This design comes from an exercise in tuning for small area on the open sky130 flow, not from production work. RTL that was checked went through simulation tests only; none was proved equivalent to the original. Not every run is shown, and edits may drop behaviour that the tests do not exercise. Function not checked in runs 2 to 4: the RTL went through the layout flow alone.

$ cat flow/design.v
module filter1 #(parameter N = 8, parameter W = 16, parameter H = 8)
               (input clock,
                input signed [W-1:0]Xin,
                output signed [W-1:0]Y);
  reg signed [W+H-1:0] y[0:N-1];
  wire signed [H-1:0] h[0:N-1];
  assign h[0] = -2;
  assign h[1] = 8;
  assign h[2] = -35;
  assign h[3] = 157;
  assign h[4] = 157;
  assign h[5] = -35;
  assign h[6] = 8;
  assign h[7] = -2;
  assign Y = y[N-1]>>H;
  integer i;
  always @(posedge clock)begin
      y[0] <= h[0]*Xin;
		for(i = 1; i < N; i = i + 1)
		   y[i] <= y[i-1]+h[N-1-i]*Xin;
  end
endmodule
module filter2 #(parameter N = 8, parameter W = 16)
               (input clock,
                input signed [W-1:0]Xin,
                output signed [W-1:0]Y);
  reg signed [W:0] y[0:N-1];  
  assign Y = y[N-1][W-1:0];
  always @(posedge clock)begin
      y[0] <= Xin;
		y[1] <= y[0];
		y[2] <= y[1];
		y[3] <= y[2];
		y[4] <= y[3];
		y[5] <= y[4];
		y[6] <= y[5];
		y[7] <= (y[6]>>1)+Xin;
  end
endmodule
module filter3 #(parameter N = 8, parameter W = 16, parameter H = 8)
               (input clock,
                input signed [W-1:0]Xin,
                output signed [W-1:0]Y);
  reg signed [W+H-1:0] y[0:N-1];
  wire signed [H-1:0] h[0:N-1];
  assign h[0] = -1;
  assign h[1] = 5;
  assign h[2] = 39;
  assign h[3] = 86;
  assign h[4] = 86;
  assign h[5] = 39;
  assign h[6] = 5;
  assign h[7] = -1;
  assign Y = y[N-1]>>H;
  integer i;
  always @(posedge clock)begin
      y[0] <= h[0]*Xin;
		for(i = 1; i < N; i = i + 1)
		   y[i] <= y[i-1]+h[N-1-i]*Xin;
  end
endmodule
module filter4 #(parameter N2 = 9, parameter W = 16, parameter H = 8)
               (input clock,
                input signed [W-1:0]Xin,
                output signed [W-1:0]Y);
  reg signed [W+H-1:0] y[0:N2-1];
  wire signed [H-1:0] h[0:N2-1];
  assign h[0] = 0;
  assign h[1] = -4;
  assign h[2] = -22;
  assign h[3] = -50;
  assign h[4] = 192;
  assign h[5] = -50;
  assign h[6] = -22;
  assign h[7] = -4;
  assign h[8] = 0;
  assign Y = y[N2-1]>>H;
  integer i;
  always @(posedge clock)begin
      y[0] <= h[0]*Xin;
		for(i = 1; i < N2; i = i + 1)
		   y[i] <= y[i-1]+h[N2-1-i]*Xin;
  end
endmodule
module playrec(
	input			CLOCK_50, reset,
	output reg	[21:0]	ram_addr,
	output	[15:0]	ram_data_in,
	output			ram_read, ram_write,
	input	[15:0]	ram_data_out,
	input			ram_valid, ram_waitrq,
	output	[15:0]	audio_out,
	input	[15:0]	audio_in,
	input			audio_out_allowed, audio_in_available,
	output			write_audio_out, read_audio_in,
	input			play, record, pause,
	input	[1:0]	speed,
	input [2:0] sel
);
localparam W = 16;
wire signed [W-1:0] Y1, Y2, Y3, Y4;
reg signed [W-1:0] Y;
filter1 filter (.clock(CLOCK_50), .Xin(audio_in), .Y(Y1));
filter2 echo (.clock(CLOCK_50), .Xin(audio_in), .Y(Y2));
filter3 hc1 (.clock(CLOCK_50), .Xin(audio_in), .Y(Y3));
filter4 hc (.clock(CLOCK_50), .Xin(audio_in), .Y(Y4));
always @(*)begin
  case(sel)
  0: Y = audio_in;
  1: Y = Y1;
  2: Y = Y2;
  3: Y = Y3;
  4: Y = Y4;
  default: Y = audio_in;
  endcase
end
reg [2:0] st, streg;
localparam	st_start = 0,
			st_rc_audio_wait = 1,
			st_rc_ram_nextaddr = 2,
			st_rc_ram_wait = 3,
			st_pl_ram_rd = 4,
			st_pl_audio_wait = 5,
			st_pl_ram_nextaddr = 6,
			st_input_check = 7;
always @(*) begin
	st = streg;
	case(streg)
		st_start: st = st_input_check;
		st_input_check:
			if(!pause)
				if(play) st = st_pl_audio_wait;
				else if(record) st = st_rc_audio_wait;
				else st = st_start;
		st_rc_audio_wait: if(audio_in_available) st = st_rc_ram_nextaddr;
		st_rc_ram_nextaddr: st = st_rc_ram_wait;
		st_rc_ram_wait: if(!ram_waitrq) st = st_input_check;
		st_pl_audio_wait: if(audio_out_allowed) st = st_pl_ram_rd;
		st_pl_ram_rd: if(!ram_waitrq && ram_valid) st = st_pl_ram_nextaddr;  
		st_pl_ram_nextaddr: st = st_input_check;
	endcase
end
always @(posedge CLOCK_50)
	if(reset) streg <= st_input_check;
	else streg <= st;
always @(posedge CLOCK_50)
	if(reset) ram_addr <= 0;
	else
		case(streg)
			st_start: ram_addr <= 0;
			st_rc_ram_nextaddr: ram_addr <= ram_addr + 1;
			st_pl_ram_nextaddr: ram_addr <= ram_addr + 1 + speed;
		endcase
assign read_audio_in = (streg == st_rc_ram_nextaddr) || (streg == st_start && audio_in_available);
assign write_audio_out = (st == st_pl_ram_nextaddr);
assign ram_data_in = Y;
assign audio_out = ram_data_out;
assign ram_write = (streg == st_rc_ram_wait);
assign ram_read = (streg == st_pl_ram_rd);
endmodule
$ cat flow/constraint.sdc
create_clock -name core_clock -period 10.0 [get_ports {CLOCK_50}]
set_input_delay 2.0000 -clock core_clock [delete_from_list [all_inputs] [get_ports {CLOCK_50}]]
set_output_delay 2.0000 -clock core_clock [all_outputs]
set_load 0.01 [all_outputs]
$ cat flow/config.mk
export PLATFORM = sky130hd
export DESIGN_NAME = playrec
export DESIGN_NICKNAME = playrec
export VERILOG_FILES = /design/flow/design.v
export SDC_FILE = /design/flow/constraint.sdc
export NUM_CORES = 4
export LEC_CHECK = 0
export CAP_MARGIN = 20
export CORE_MARGIN = 2
export CORE_UTILIZATION = 40
export SLEW_MARGIN = 20
$ cat flow/run.sh
#!/bin/bash
# synth_recipe.tcl (not shown) runs the flow's synth.tcl, then flattens the netlist and writes it again
# the make line also repeats each setting of config.mk as NAME=value (left out here)
make -C /OpenROAD-flow-scripts/flow DESIGN_CONFIG=/design/flow/config.mk WORK_HOME=/design/flow/orfs CLKGATE_MAP_FILE= SYNTH_SCRIPT=/design/flow/synth_recipe.tcl finish
**Run 1: worst path highlighted**

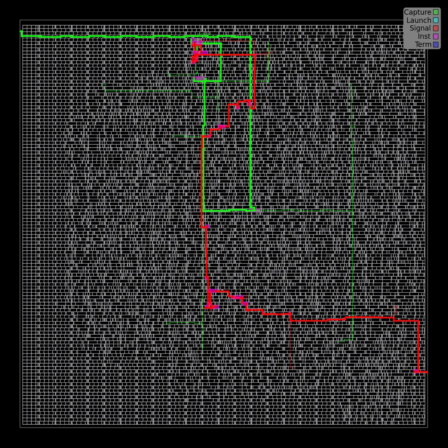
Final Instance Count excl. Fillers: 6744
Period minus WS final: 8.385 ns
setup TNS: 0 ns

**Run 1: signal wires on met4**

Cells faint in the background.
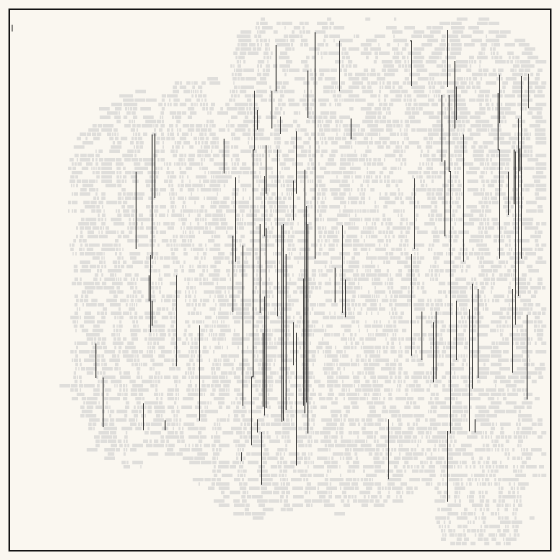
nets with wire on the layer: 59
share of all routed wire: 3.5%
main direction: vertical
longest straight run: 167 microns
wire length on this layer: 4580 microns
post-detailed-routing wire length: 131300 microns
Via Count: 36040

==> flow_summary.yaml, run 1 <==
setup_path:
  critPathMostFrequentCell: "sky130_fd_sc_hd__inv_1"
  worst_path_cell_with_the_longest_stage_delay: "sky130_fd_sc_hd__clkdlybuf4s50_1"
  r2r-start: "hc1.y[0][0]$_DFF_P_"
  worst_setup_path_endpoint: "hc.y[2][23]$_DFF_P_"
  start_kind: "input pin"
  worst-path-max-fanout: 4
  crit_start: "audio_in[1]"
  arrival_ns: 8.92
  startpoint_to_endpoint_class_of_the_critical_path: "in2reg"
route:
  wl_met1_microns: 60590
  detailroute.wirelength.met2_microns: 60100
  drc: 0
  highest_layer: "met4"
  firstDrtPassIters: 5
floorplanning:
  tapCellCount: 1512
  effective_utilization_at_floorplan_pct: 40.44
  dieWidth_microns: 344.5
  design.core.area_sq_um: 114700
cts:
  cts-root-to-sink-buffers: 3
  h_tree_lvl_count: 3
  post_cts_resized: 0
  cts_sinks: 628
  cts_tree: "yes"
finish:
  largest_register: "hc1.y"
  largest_register_ff_count: 184
  final_net_count: 6166
  post-route-util_pct: 44.94
  area_of_the_multi_input_gates_sq_um: 31510
  multi_input_gate_share_of_the_layout_cell_area_pct: 61.14
  num-multi-input-gates: 3821
logic_synthesis:
  ys.flop_type: "sky130_fd_sc_hd__dfxtp_1"
  syn-num-nets: 6029
  synth_async_sr_flop_share_pct: 0
  synth_edf_count: 0
  post_synth_num_cell_types: 97
  synth_simple_gate_area_share_pct: 11.61
  muxShareOfSynthArea_pct: 0.5721
  post-synth-top-count-cell: "sky130_fd_sc_hd__ha_1"
placed_design:
  placed_cells: 6612
  placement.setup.worst_slack_ns: 0.9686
  standard_cell_area_after_detailed_placement_sq_um: 49040
sta:
  worst_hold_slack_ns: 0.3113
  post-route-period-util_pct: 83.85
  maxClockFrequency_mhz: 119.3
  max-slew-margin-rel_pct: 33.02
global_routing:
  grt_use_met2_pct: 37.30
  grt_start_max_net_pins: 49
  globalRoute.busiestLayer: "met2"
  grt_util_met1_pct: 29.31
min_path:
  worst_hold_path_type: "reg2reg"
run_status:
  run_status: "timing/DRC/antenna clean"
**Run 1: the metal 3 layer**

The bar under the picture is 100 microns long. Cells faint in the background.
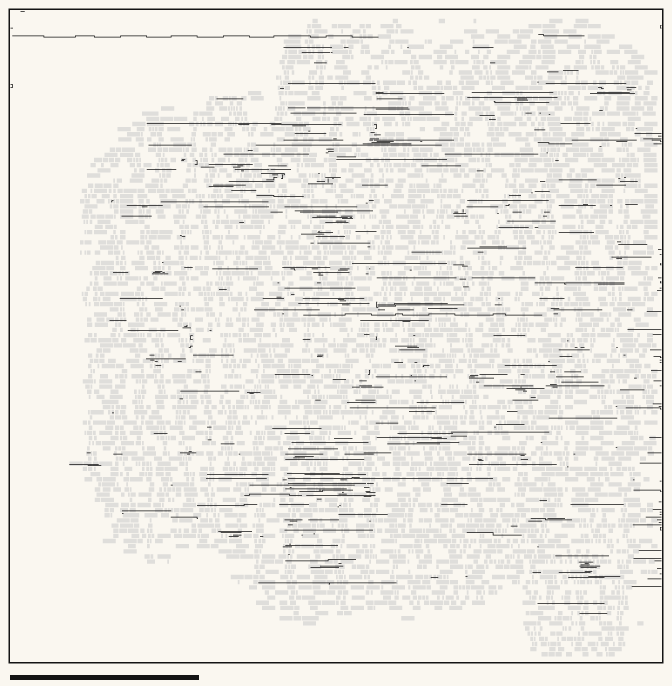
main direction: horizontal
share of all routed wire: 4.6%
wire length on this layer: 6080 microns
global routing usage on met3: 2.475%

**Run 1: M2 wires**

The bar under the picture is 100 microns long. Cells faint in the background.
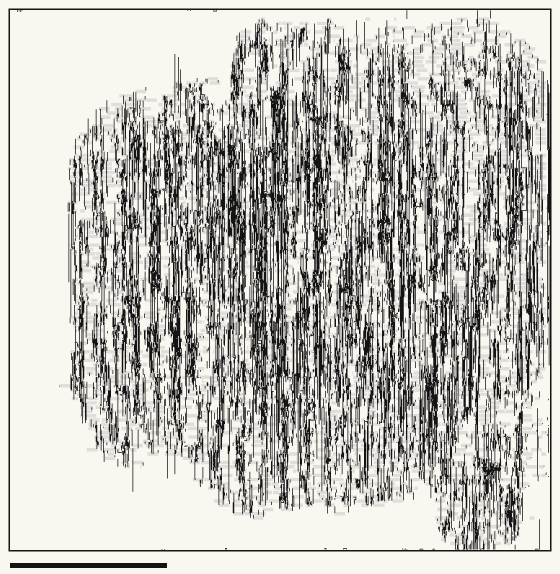

## Run 2: large edit since run 1, in outline
flow/design.v: 160 -> 847 lines; modules unchanged: 0
  playrec: edited, 76 -> 834 lines
  fa_cell: new, 3 lines
  sel_dec: new, 7 lines
  ha_cell: new, 3 lines
  removed: filter1, filter2, filter3, filter4
==> module fa_cell as of run 2 <==
module fa_cell(input a, input b, input c, output s, output k);
  assign {k, s} = a + b + c;
endmodule
==> module ha_cell as of run 2 <==
module ha_cell(input a, input b, output s, output k);
  assign {k, s} = a + b;
endmodule
==> module sel_dec as of run 2 <==
module sel_dec(input [2:0] sel, output f1, output fe, output f3, output f4, output fr);
  assign f1 = (sel == 3'd1);
  assign fe = (sel == 3'd2);
  assign f3 = (sel == 3'd3);
  assign f4 = (sel == 3'd4);
  assign fr = ~(f1 | fe | f3 | f4);
endmodule
==> flow/flow/run.sh (new file) <==
#!/bin/bash
# Standard ORFS layout (standard.sh, unchanged synthesis) with two
# layout-only choices passed to the ORFS scripts:
#  - port buffers use the smallest buffer cell (every port is still buffered)
#  - clock tree synthesis without dummy loads
set -euo pipefail
export BUFFER_PORTS_ARGS="-buffer_cell sky130_fd_sc_hd__buf_1"
export CTS_ARGS="-sink_clustering_enable -repair_clock_nets -dont_use_dummy_load -buf_list sky130_fd_sc_hd__clkbuf_4 -sink_clustering_size 10 -sink_clustering_max_diameter 50"
bash standard.sh > standard_flow.log 2>&1
==> flow/standard.sh (new file) <==
#!/bin/bash
# synth_recipe.tcl (not shown) runs the flow's synth.tcl, then flattens the netlist and writes it again
# the make line also repeats each setting of config.mk as NAME=value (left out here)
make -C /OpenROAD-flow-scripts/flow DESIGN_CONFIG=/design/flow/config.mk WORK_HOME=/design/flow/orfs CLKGATE_MAP_FILE= SYNTH_SCRIPT=/design/flow/synth_recipe.tcl "${@:-finish}"
--- a/flow/config.mk
+++ b/flow/config.mk
@@ -9,3 +9,6 @@
 export CORE_MARGIN = 2
 export CORE_UTILIZATION = 40
+export SETUP_SLACK_MARGIN = 0.2
 export SLEW_MARGIN = 20
+export SYNTH_HIERARCHICAL = 1
+export SYNTH_MINIMUM_KEEP_SIZE = 0
removed: flow/run.sh
**Run 2: M2 wires**

The bar under the picture is 50 microns long. Cells faint in the background.
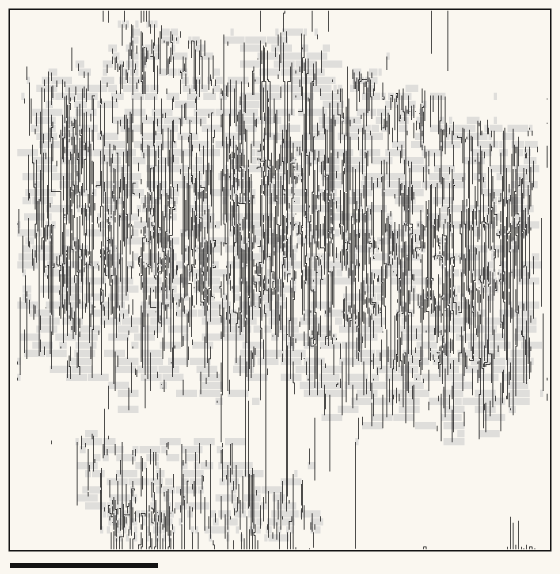
main direction: vertical
longest straight run: 75.1 microns
nets with wire on the layer: 1271
share of all routed wire: 51%
wire length on this layer: 17500 microns
met2 Use GR: 37.64%
post-detailed-routing wire length: 34260 microns
Via Count: 8673

**Run 2: met1 routing**

Cells faint in the background.
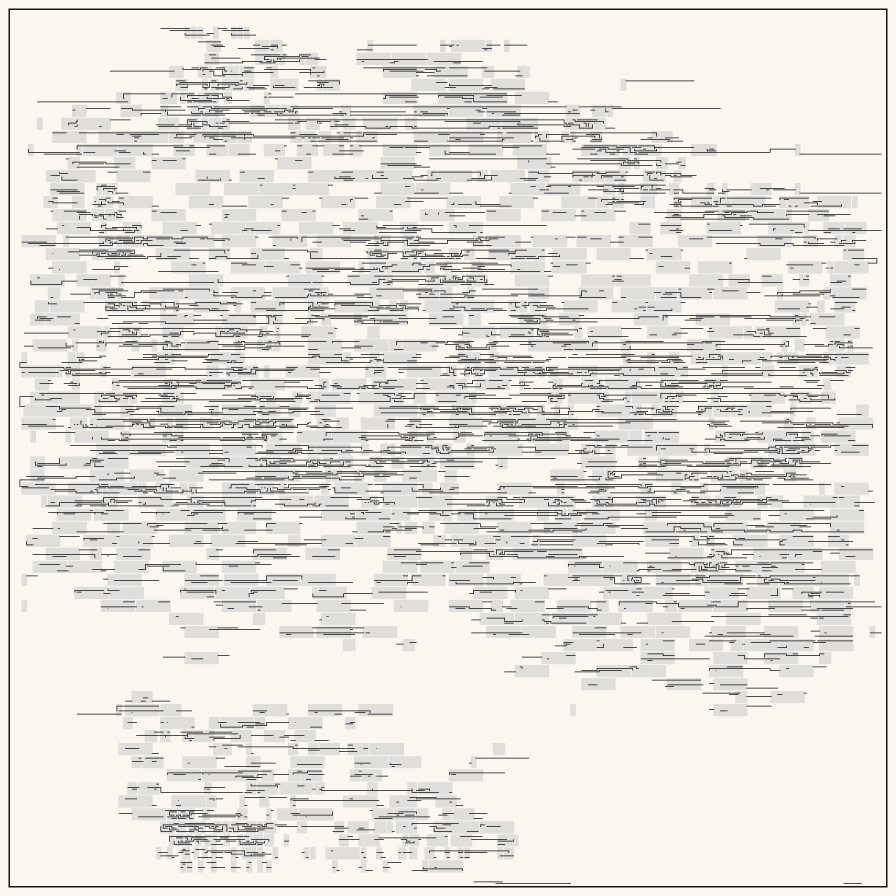
share of all routed wire: 38%
longest straight run: 60.3 microns
Global Route met1 Usage: 24.50%

**Run 2: worst path highlighted**

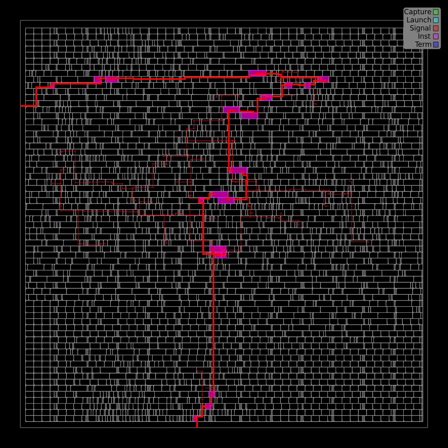
Period minus WS final: 9.595 ns
Final Instance Count excl. Fillers: 1533
Final WS setup: 0.4051 ns

**Run 2: the metal 3 layer**

The bar under the picture is 50 microns long. Cells faint in the background.
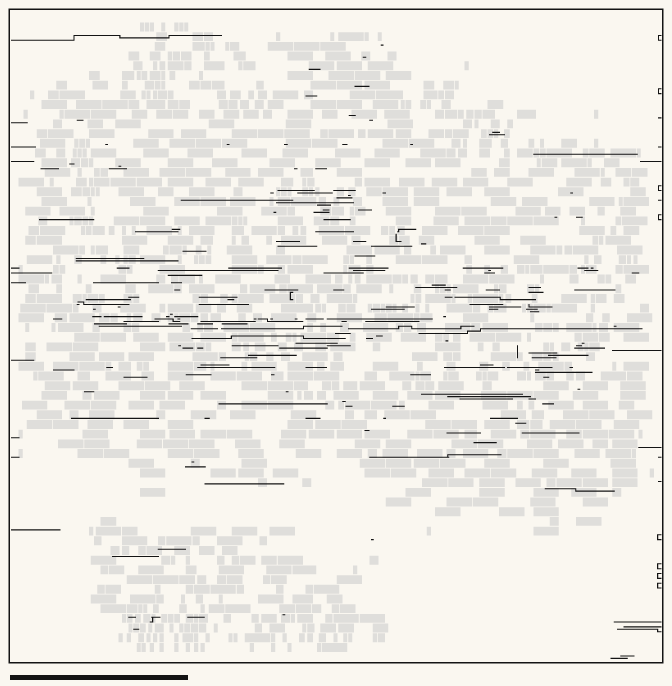
share of all routed wire: 5.1%
wire length on this layer: 1740 microns
longest straight run: 45.3 microns
global routing usage on met3: 3.614%

==> run 2 against run 1 <==
Net effect: clock skew up 0.080 ns; non-clock buffer count decreased by 15; critical path depth shrank 2; flip-flop and latch count decreased by 407; largest cell class unchanged.
==> flow_summary.yaml, run 2 <==
run_status:
  run_status: "timing/DRC/antenna clean"
sta:
  post-route-period-util_pct: 95.95
  tns_ns: 0
  max-slew-margin-rel_pct: 53.96
  worst_hold_slack_ns: 0.3584
setup_path:
  crit_start: "sel[0]"
  worst_path_cell_with_the_longest_stage_delay: "sky130_fd_sc_hd__fa_1"
  start_kind: "input pin"
  worst_setup_path_endpoint: "ram_data_in[13]"
  arrival_ns: 7.59
logic_synthesis:
  synth_edf_count: 0
  syn-num-nets: 1383
  synth_async_sr_flop_share_pct: 0
  post-synth-top-count-cell: "sky130_fd_sc_hd__dfxtp_1"
cts:
  post_cts_resized: 0
  h_tree_lvl_count: 2
  cts_tree: "yes"
global_routing:
  globalRoute.busiestLayer: "met2"
floorplanning:
  design.core.area_sq_um: 31560
  tapCellCount: 402
route:
  wl_met1_microns: 13010
  drc: 0
finish:
  largest_register: "ram_addr"
  multi_input_gate_share_of_the_layout_cell_area_pct: 57.70
  largest_register_ff_count: 22
min_path:
  worst_hold_path_type: "reg2reg"
placed_design:
  placed_cells: 1496
**Run 2: track usage over the die**

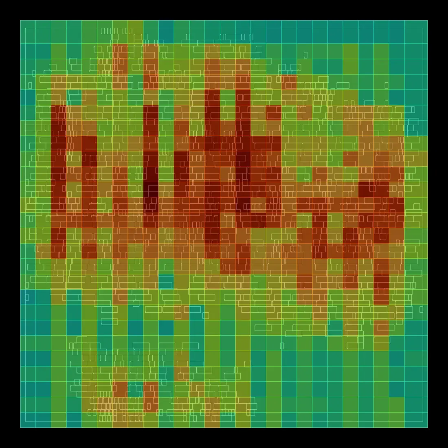

--- run 3 (diff from run 2) ---
--- a/flow/config.mk
+++ b/flow/config.mk
@@ -8,7 +8,7 @@
 export CAP_MARGIN = 20
 export CORE_MARGIN = 2
 export CORE_UTILIZATION = 40
-export SETUP_SLACK_MARGIN = 0.2
+export SETUP_SLACK_MARGIN = 0.05
 export SLEW_MARGIN = 20
 export SYNTH_HIERARCHICAL = 1
 export SYNTH_MINIMUM_KEEP_SIZE = 0
**Run 3: track usage over the die**

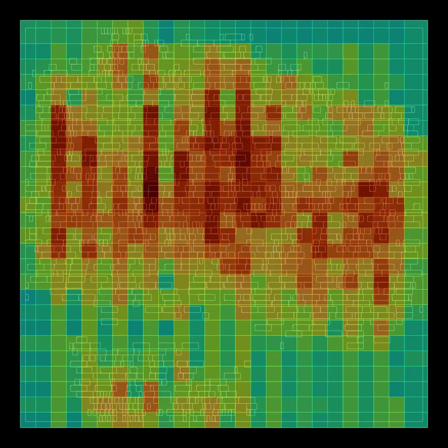
aggregate global-route resource usage: 21.26%
mean routed wirelength per cell: 22.16 microns
Most Used Layer, Global Route: met2

**Run 3: signal wires on met4**

Cells faint in the background.
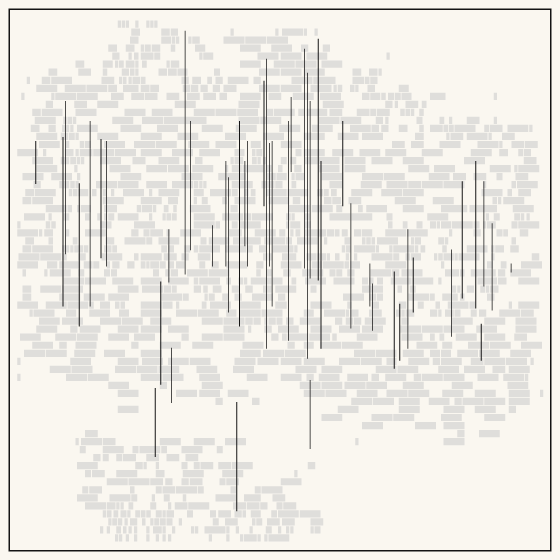
nets with wire on the layer: 39
main direction: vertical
wire length on this layer: 1950 microns
longest straight run: 97.9 microns
post-detailed-routing wire length: 33920 microns
Via Count: 8627

**Run 3: worst path highlighted**

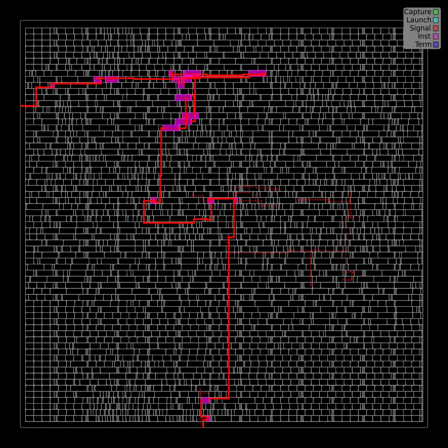
Final Instance Count excl. Fillers: 1531
fin util: 43.83%
Period minus WS final: 9.681 ns

**Run 3: met1 routing**

Cells faint in the background.
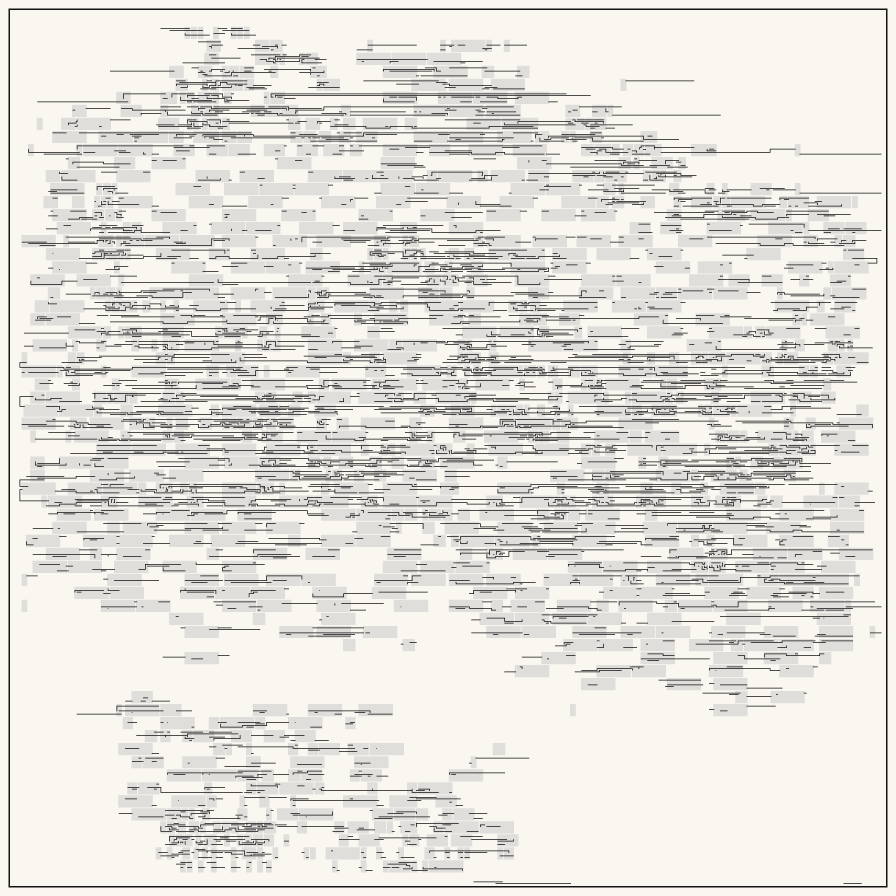
wire length on this layer: 12900 microns
main direction: horizontal
nets with wire on the layer: 1318
share of all routed wire: 38%

==> run 3 against run 2 <==
Net effect: wire length fell by 1.0%; clock skew fell by 0.0029 ns; critical path depth fell by 2; still clean on timing, DRC and antenna.
==> flow_summary.yaml, run 3 <==
setup_path:
  arrival_ns: 7.68
  r2r-start: "x3[0]$_DFF_P_"
  worst_path_cell_with_the_longest_stage_delay: "sky130_fd_sc_hd__and3b_2"
  worst_setup_path_endpoint: "ram_data_in[13]"
  start_kind: "input pin"
  worst-path-max-fanout: 20
sta:
  post-route-period-util_pct: 96.81
  setup_slack_ns: 0.3185
  worst_hold_slack_ns: 0.3603
  max-slew-margin-rel_pct: 54.59
  maxClockFrequency_mhz: 103.3
finish:
  num-multi-input-gates: 745
  largest_register: "ram_addr"
  multi_input_gate_share_of_the_layout_cell_area_pct: 57.84
  final_net_count: 1453
  largest_register_ff_count: 22
logic_synthesis:
  ys.flop_type: "sky130_fd_sc_hd__dfxtp_1"
  synth_edf_count: 0
  synth_simple_gate_area_share_pct: 6.859
  synth_async_sr_flop_share_pct: 0
  post_synth_num_cell_types: 61
global_routing:
  grt_use_met2_pct: 37.64
  grt_util_met1_pct: 24.50
route:
  highest_layer: "met4"
  wl_met1_microns: 12860
  firstDrtPassIters: 7
run_status:
  run_status: "timing/DRC/antenna clean"
cts:
  cts_sinks: 221
  h_tree_lvl_count: 2
  cts_tree: "yes"
placed_design:
  placed_cells: 1496
floorplanning:
  design.core.area_sq_um: 31560
**Run 3: the metal 3 layer**

The bar under the picture is 50 microns long. Cells faint in the background.
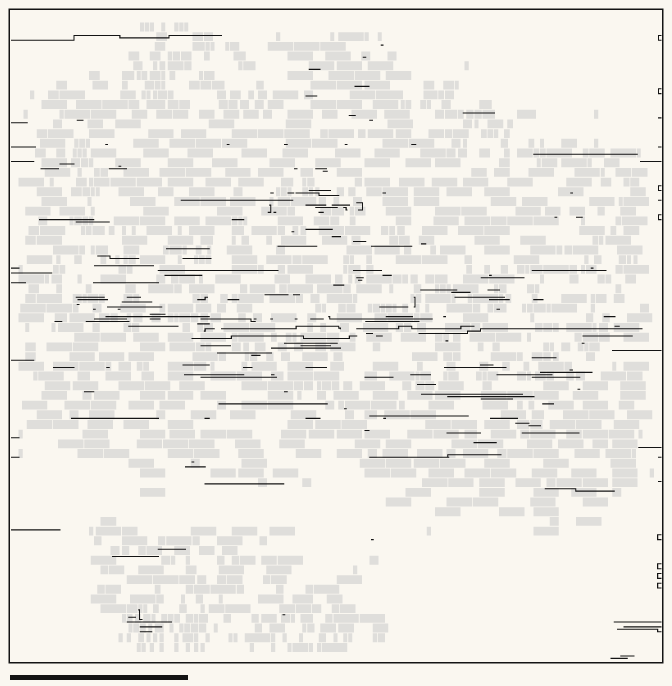

## Run 4: large edit since run 3, in outline
flow/design.v: 847 -> 813 lines; modules unchanged: 3
  playrec: edited, 834 -> 800 lines
**Run 4: the metal 3 layer**

The bar under the picture is 50 microns long. Cells faint in the background.
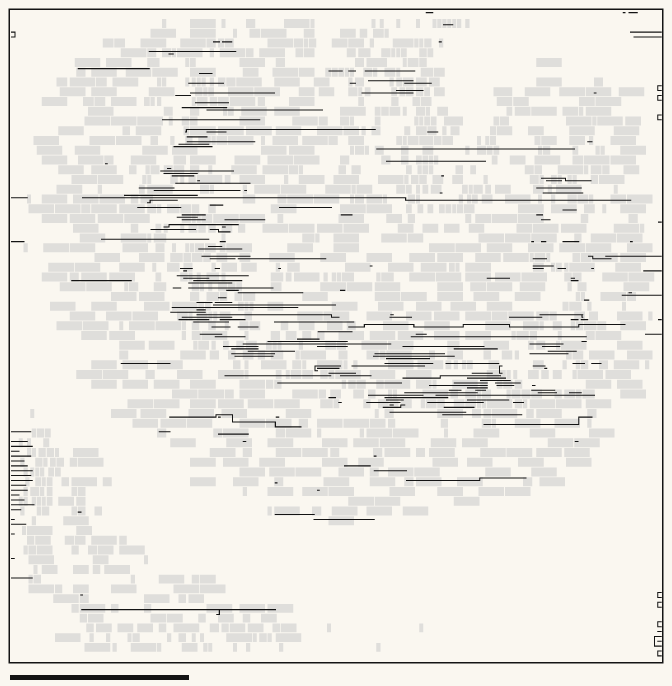
wire length on this layer: 2640 microns
main direction: horizontal
longest straight run: 90.2 microns
share of all routed wire: 7.9%
nets with wire on the layer: 179
global routing usage on met3: 3.710%
post-detailed-routing wire length: 33290 microns
Via Count: 8778

**Run 4: track usage over the die**

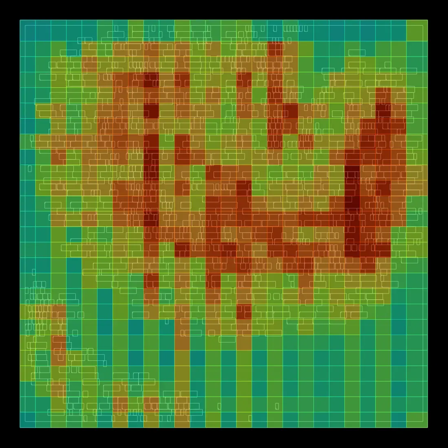
met2 Use GR: 33.72%
Global Route met1 Usage: 27.51%
mean routed wirelength per cell: 21.38 microns
aggregate global-route resource usage: 20.75%

**Run 4: signal wires on met4**

Cells faint in the background.
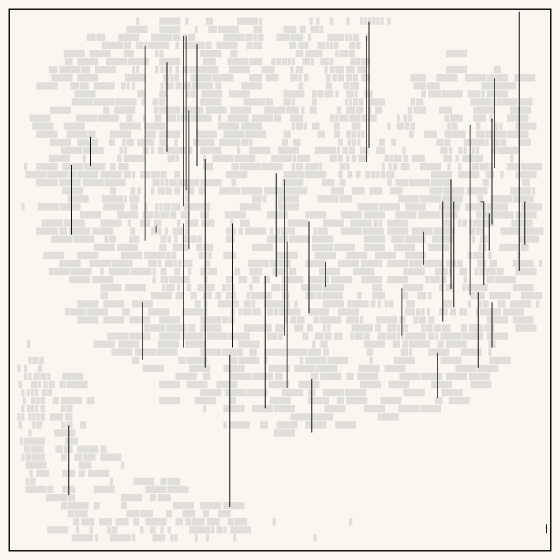
main direction: vertical
longest straight run: 87.0 microns

**Run 4: worst path highlighted**

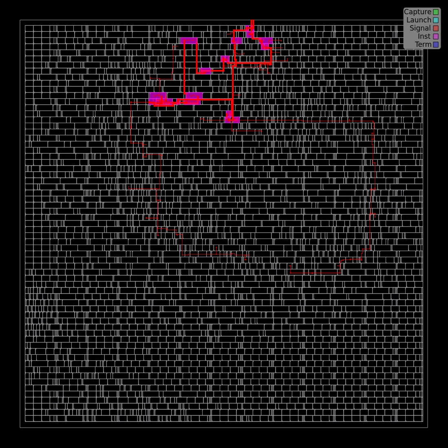
Period minus WS final: 9.490 ns
Final WS setup: 0.5102 ns
Final Instance Count excl. Fillers: 1557

==> run 4 against run 3 <==
Net effect: cell count rose by 1.7%; still clean on timing, DRC and antenna; largest cell class unchanged; global-route usage down 0.51 points; setup slack improved by 0.19 ns; via count up 1.8%; non-clock buffer count down 8; sequential share of layout area shrank 1.8 points; first-iteration DRC count decreased by 5.5%; fmax increased by 2.0%; design area decreased by 2.1%; count of clock-buffer cells in the layout shrank 7; wire length down 1.9%; critical path type unchanged.
==> flow_summary.yaml, run 4 <==
logic_synthesis:
  post-synth-top-count-cell: "sky130_fd_sc_hd__dfxtp_1"
  synth_async_sr_flop_share_pct: 0
  post_synth_num_cell_types: 54
  ys.flop_type: "sky130_fd_sc_hd__dfxtp_1"
  syn-num-nets: 1417
sta:
  max-slew-margin-rel_pct: 54.18
  tns_ns: 0
  worst_hold_slack_ns: 0.3264
  post-route-period-util_pct: 94.90
min_path:
  worst_hold_path_type: "reg2reg"
route:
  wl_met1_microns: 13680
  drc: 0
setup_path:
  critPathMostFrequentCell: "sky130_fd_sc_hd__fa_1"
  startpoint_to_endpoint_class_of_the_critical_path: "in2out"
  worst_setup_path_endpoint: "ram_data_in[15]"
  worst-path-max-fanout: 20
  worst_path_cell_with_the_longest_stage_delay: "sky130_fd_sc_hd__o21ai_0"
  arrival_ns: 7.49
  start_kind: "input pin"
  r2r-start: "x1[0]$_DFF_P_"
finish:
  num-multi-input-gates: 800
  area_of_the_multi_input_gates_sq_um: 8159
  largest_register_ff_count: 22
  largest_register: "ram_addr"
  final_net_count: 1470
cts:
  cts_tree: "yes"
  post_cts_resized: 0
  h_tree_lvl_count: 1
  cts_sinks: 204
run_status:
  run_status: "timing/DRC/antenna clean"
floorplanning:
  tapCellCount: 402
  effective_utilization_at_floorplan_pct: 40.35
  design.core.area_sq_um: 31390
  dieWidth_microns: 181.9
global_routing:
  grt_start_max_net_pins: 45
placed_design:
  placement.setup.worst_slack_ns: 0.5537
  placed_cells: 1529
  standard_cell_area_after_detailed_placement_sq_um: 13330

-- port drivers added, routing unchanged --
The results above use ideal ports. As a check the final layouts listed here were re-extracted and re-timed, cells and wires unchanged. Step 1: set_driving_cell puts a clkbuf_16 on CLOCK_50 and a buf_2 on each other input, an assumption about the parent block. Step 2 moves the port delays by t, midway between the first and last clock arrival at a register: inputs arrive t later, outputs are due t later. That takes back most of the time a late clock gives input paths. a / b / c = ideal / step 1 / step 2; a / b = the first two.
| run | shift t [ns] | slack for setup (ns) | hold WS [ns] | clock arrival spread, ns | cell pins on the clock port's net |
|---|---|---|---|---|---|
| run 1 | 0.742 | 1.615 / 1.667 / 0.925 | 0.311 / 0.311 / 0.311 | 0.027 / 0.028 | 1 |
| run 2 | 0.673 | 0.405 / 0.383 / 0.383 | 0.358 / 0.358 / 0.358 | 0.106 / 0.106 | 1 |
| run 3 | 0.673 | 0.319 / 0.298 / 0.298 | 0.360 / 0.360 / 0.360 | 0.103 / 0.103 | 1 |
| run 4 | 0.730 | 0.510 / 0.489 / 0.489 | 0.326 / 0.326 / 0.326 | 0.068 / 0.068 | 1 |
After both steps setup and hold are still met in every run listed. The setup slack of run 1, which loses most, moves by +0.052 ns with the drivers and by -0.690 ns with both steps.
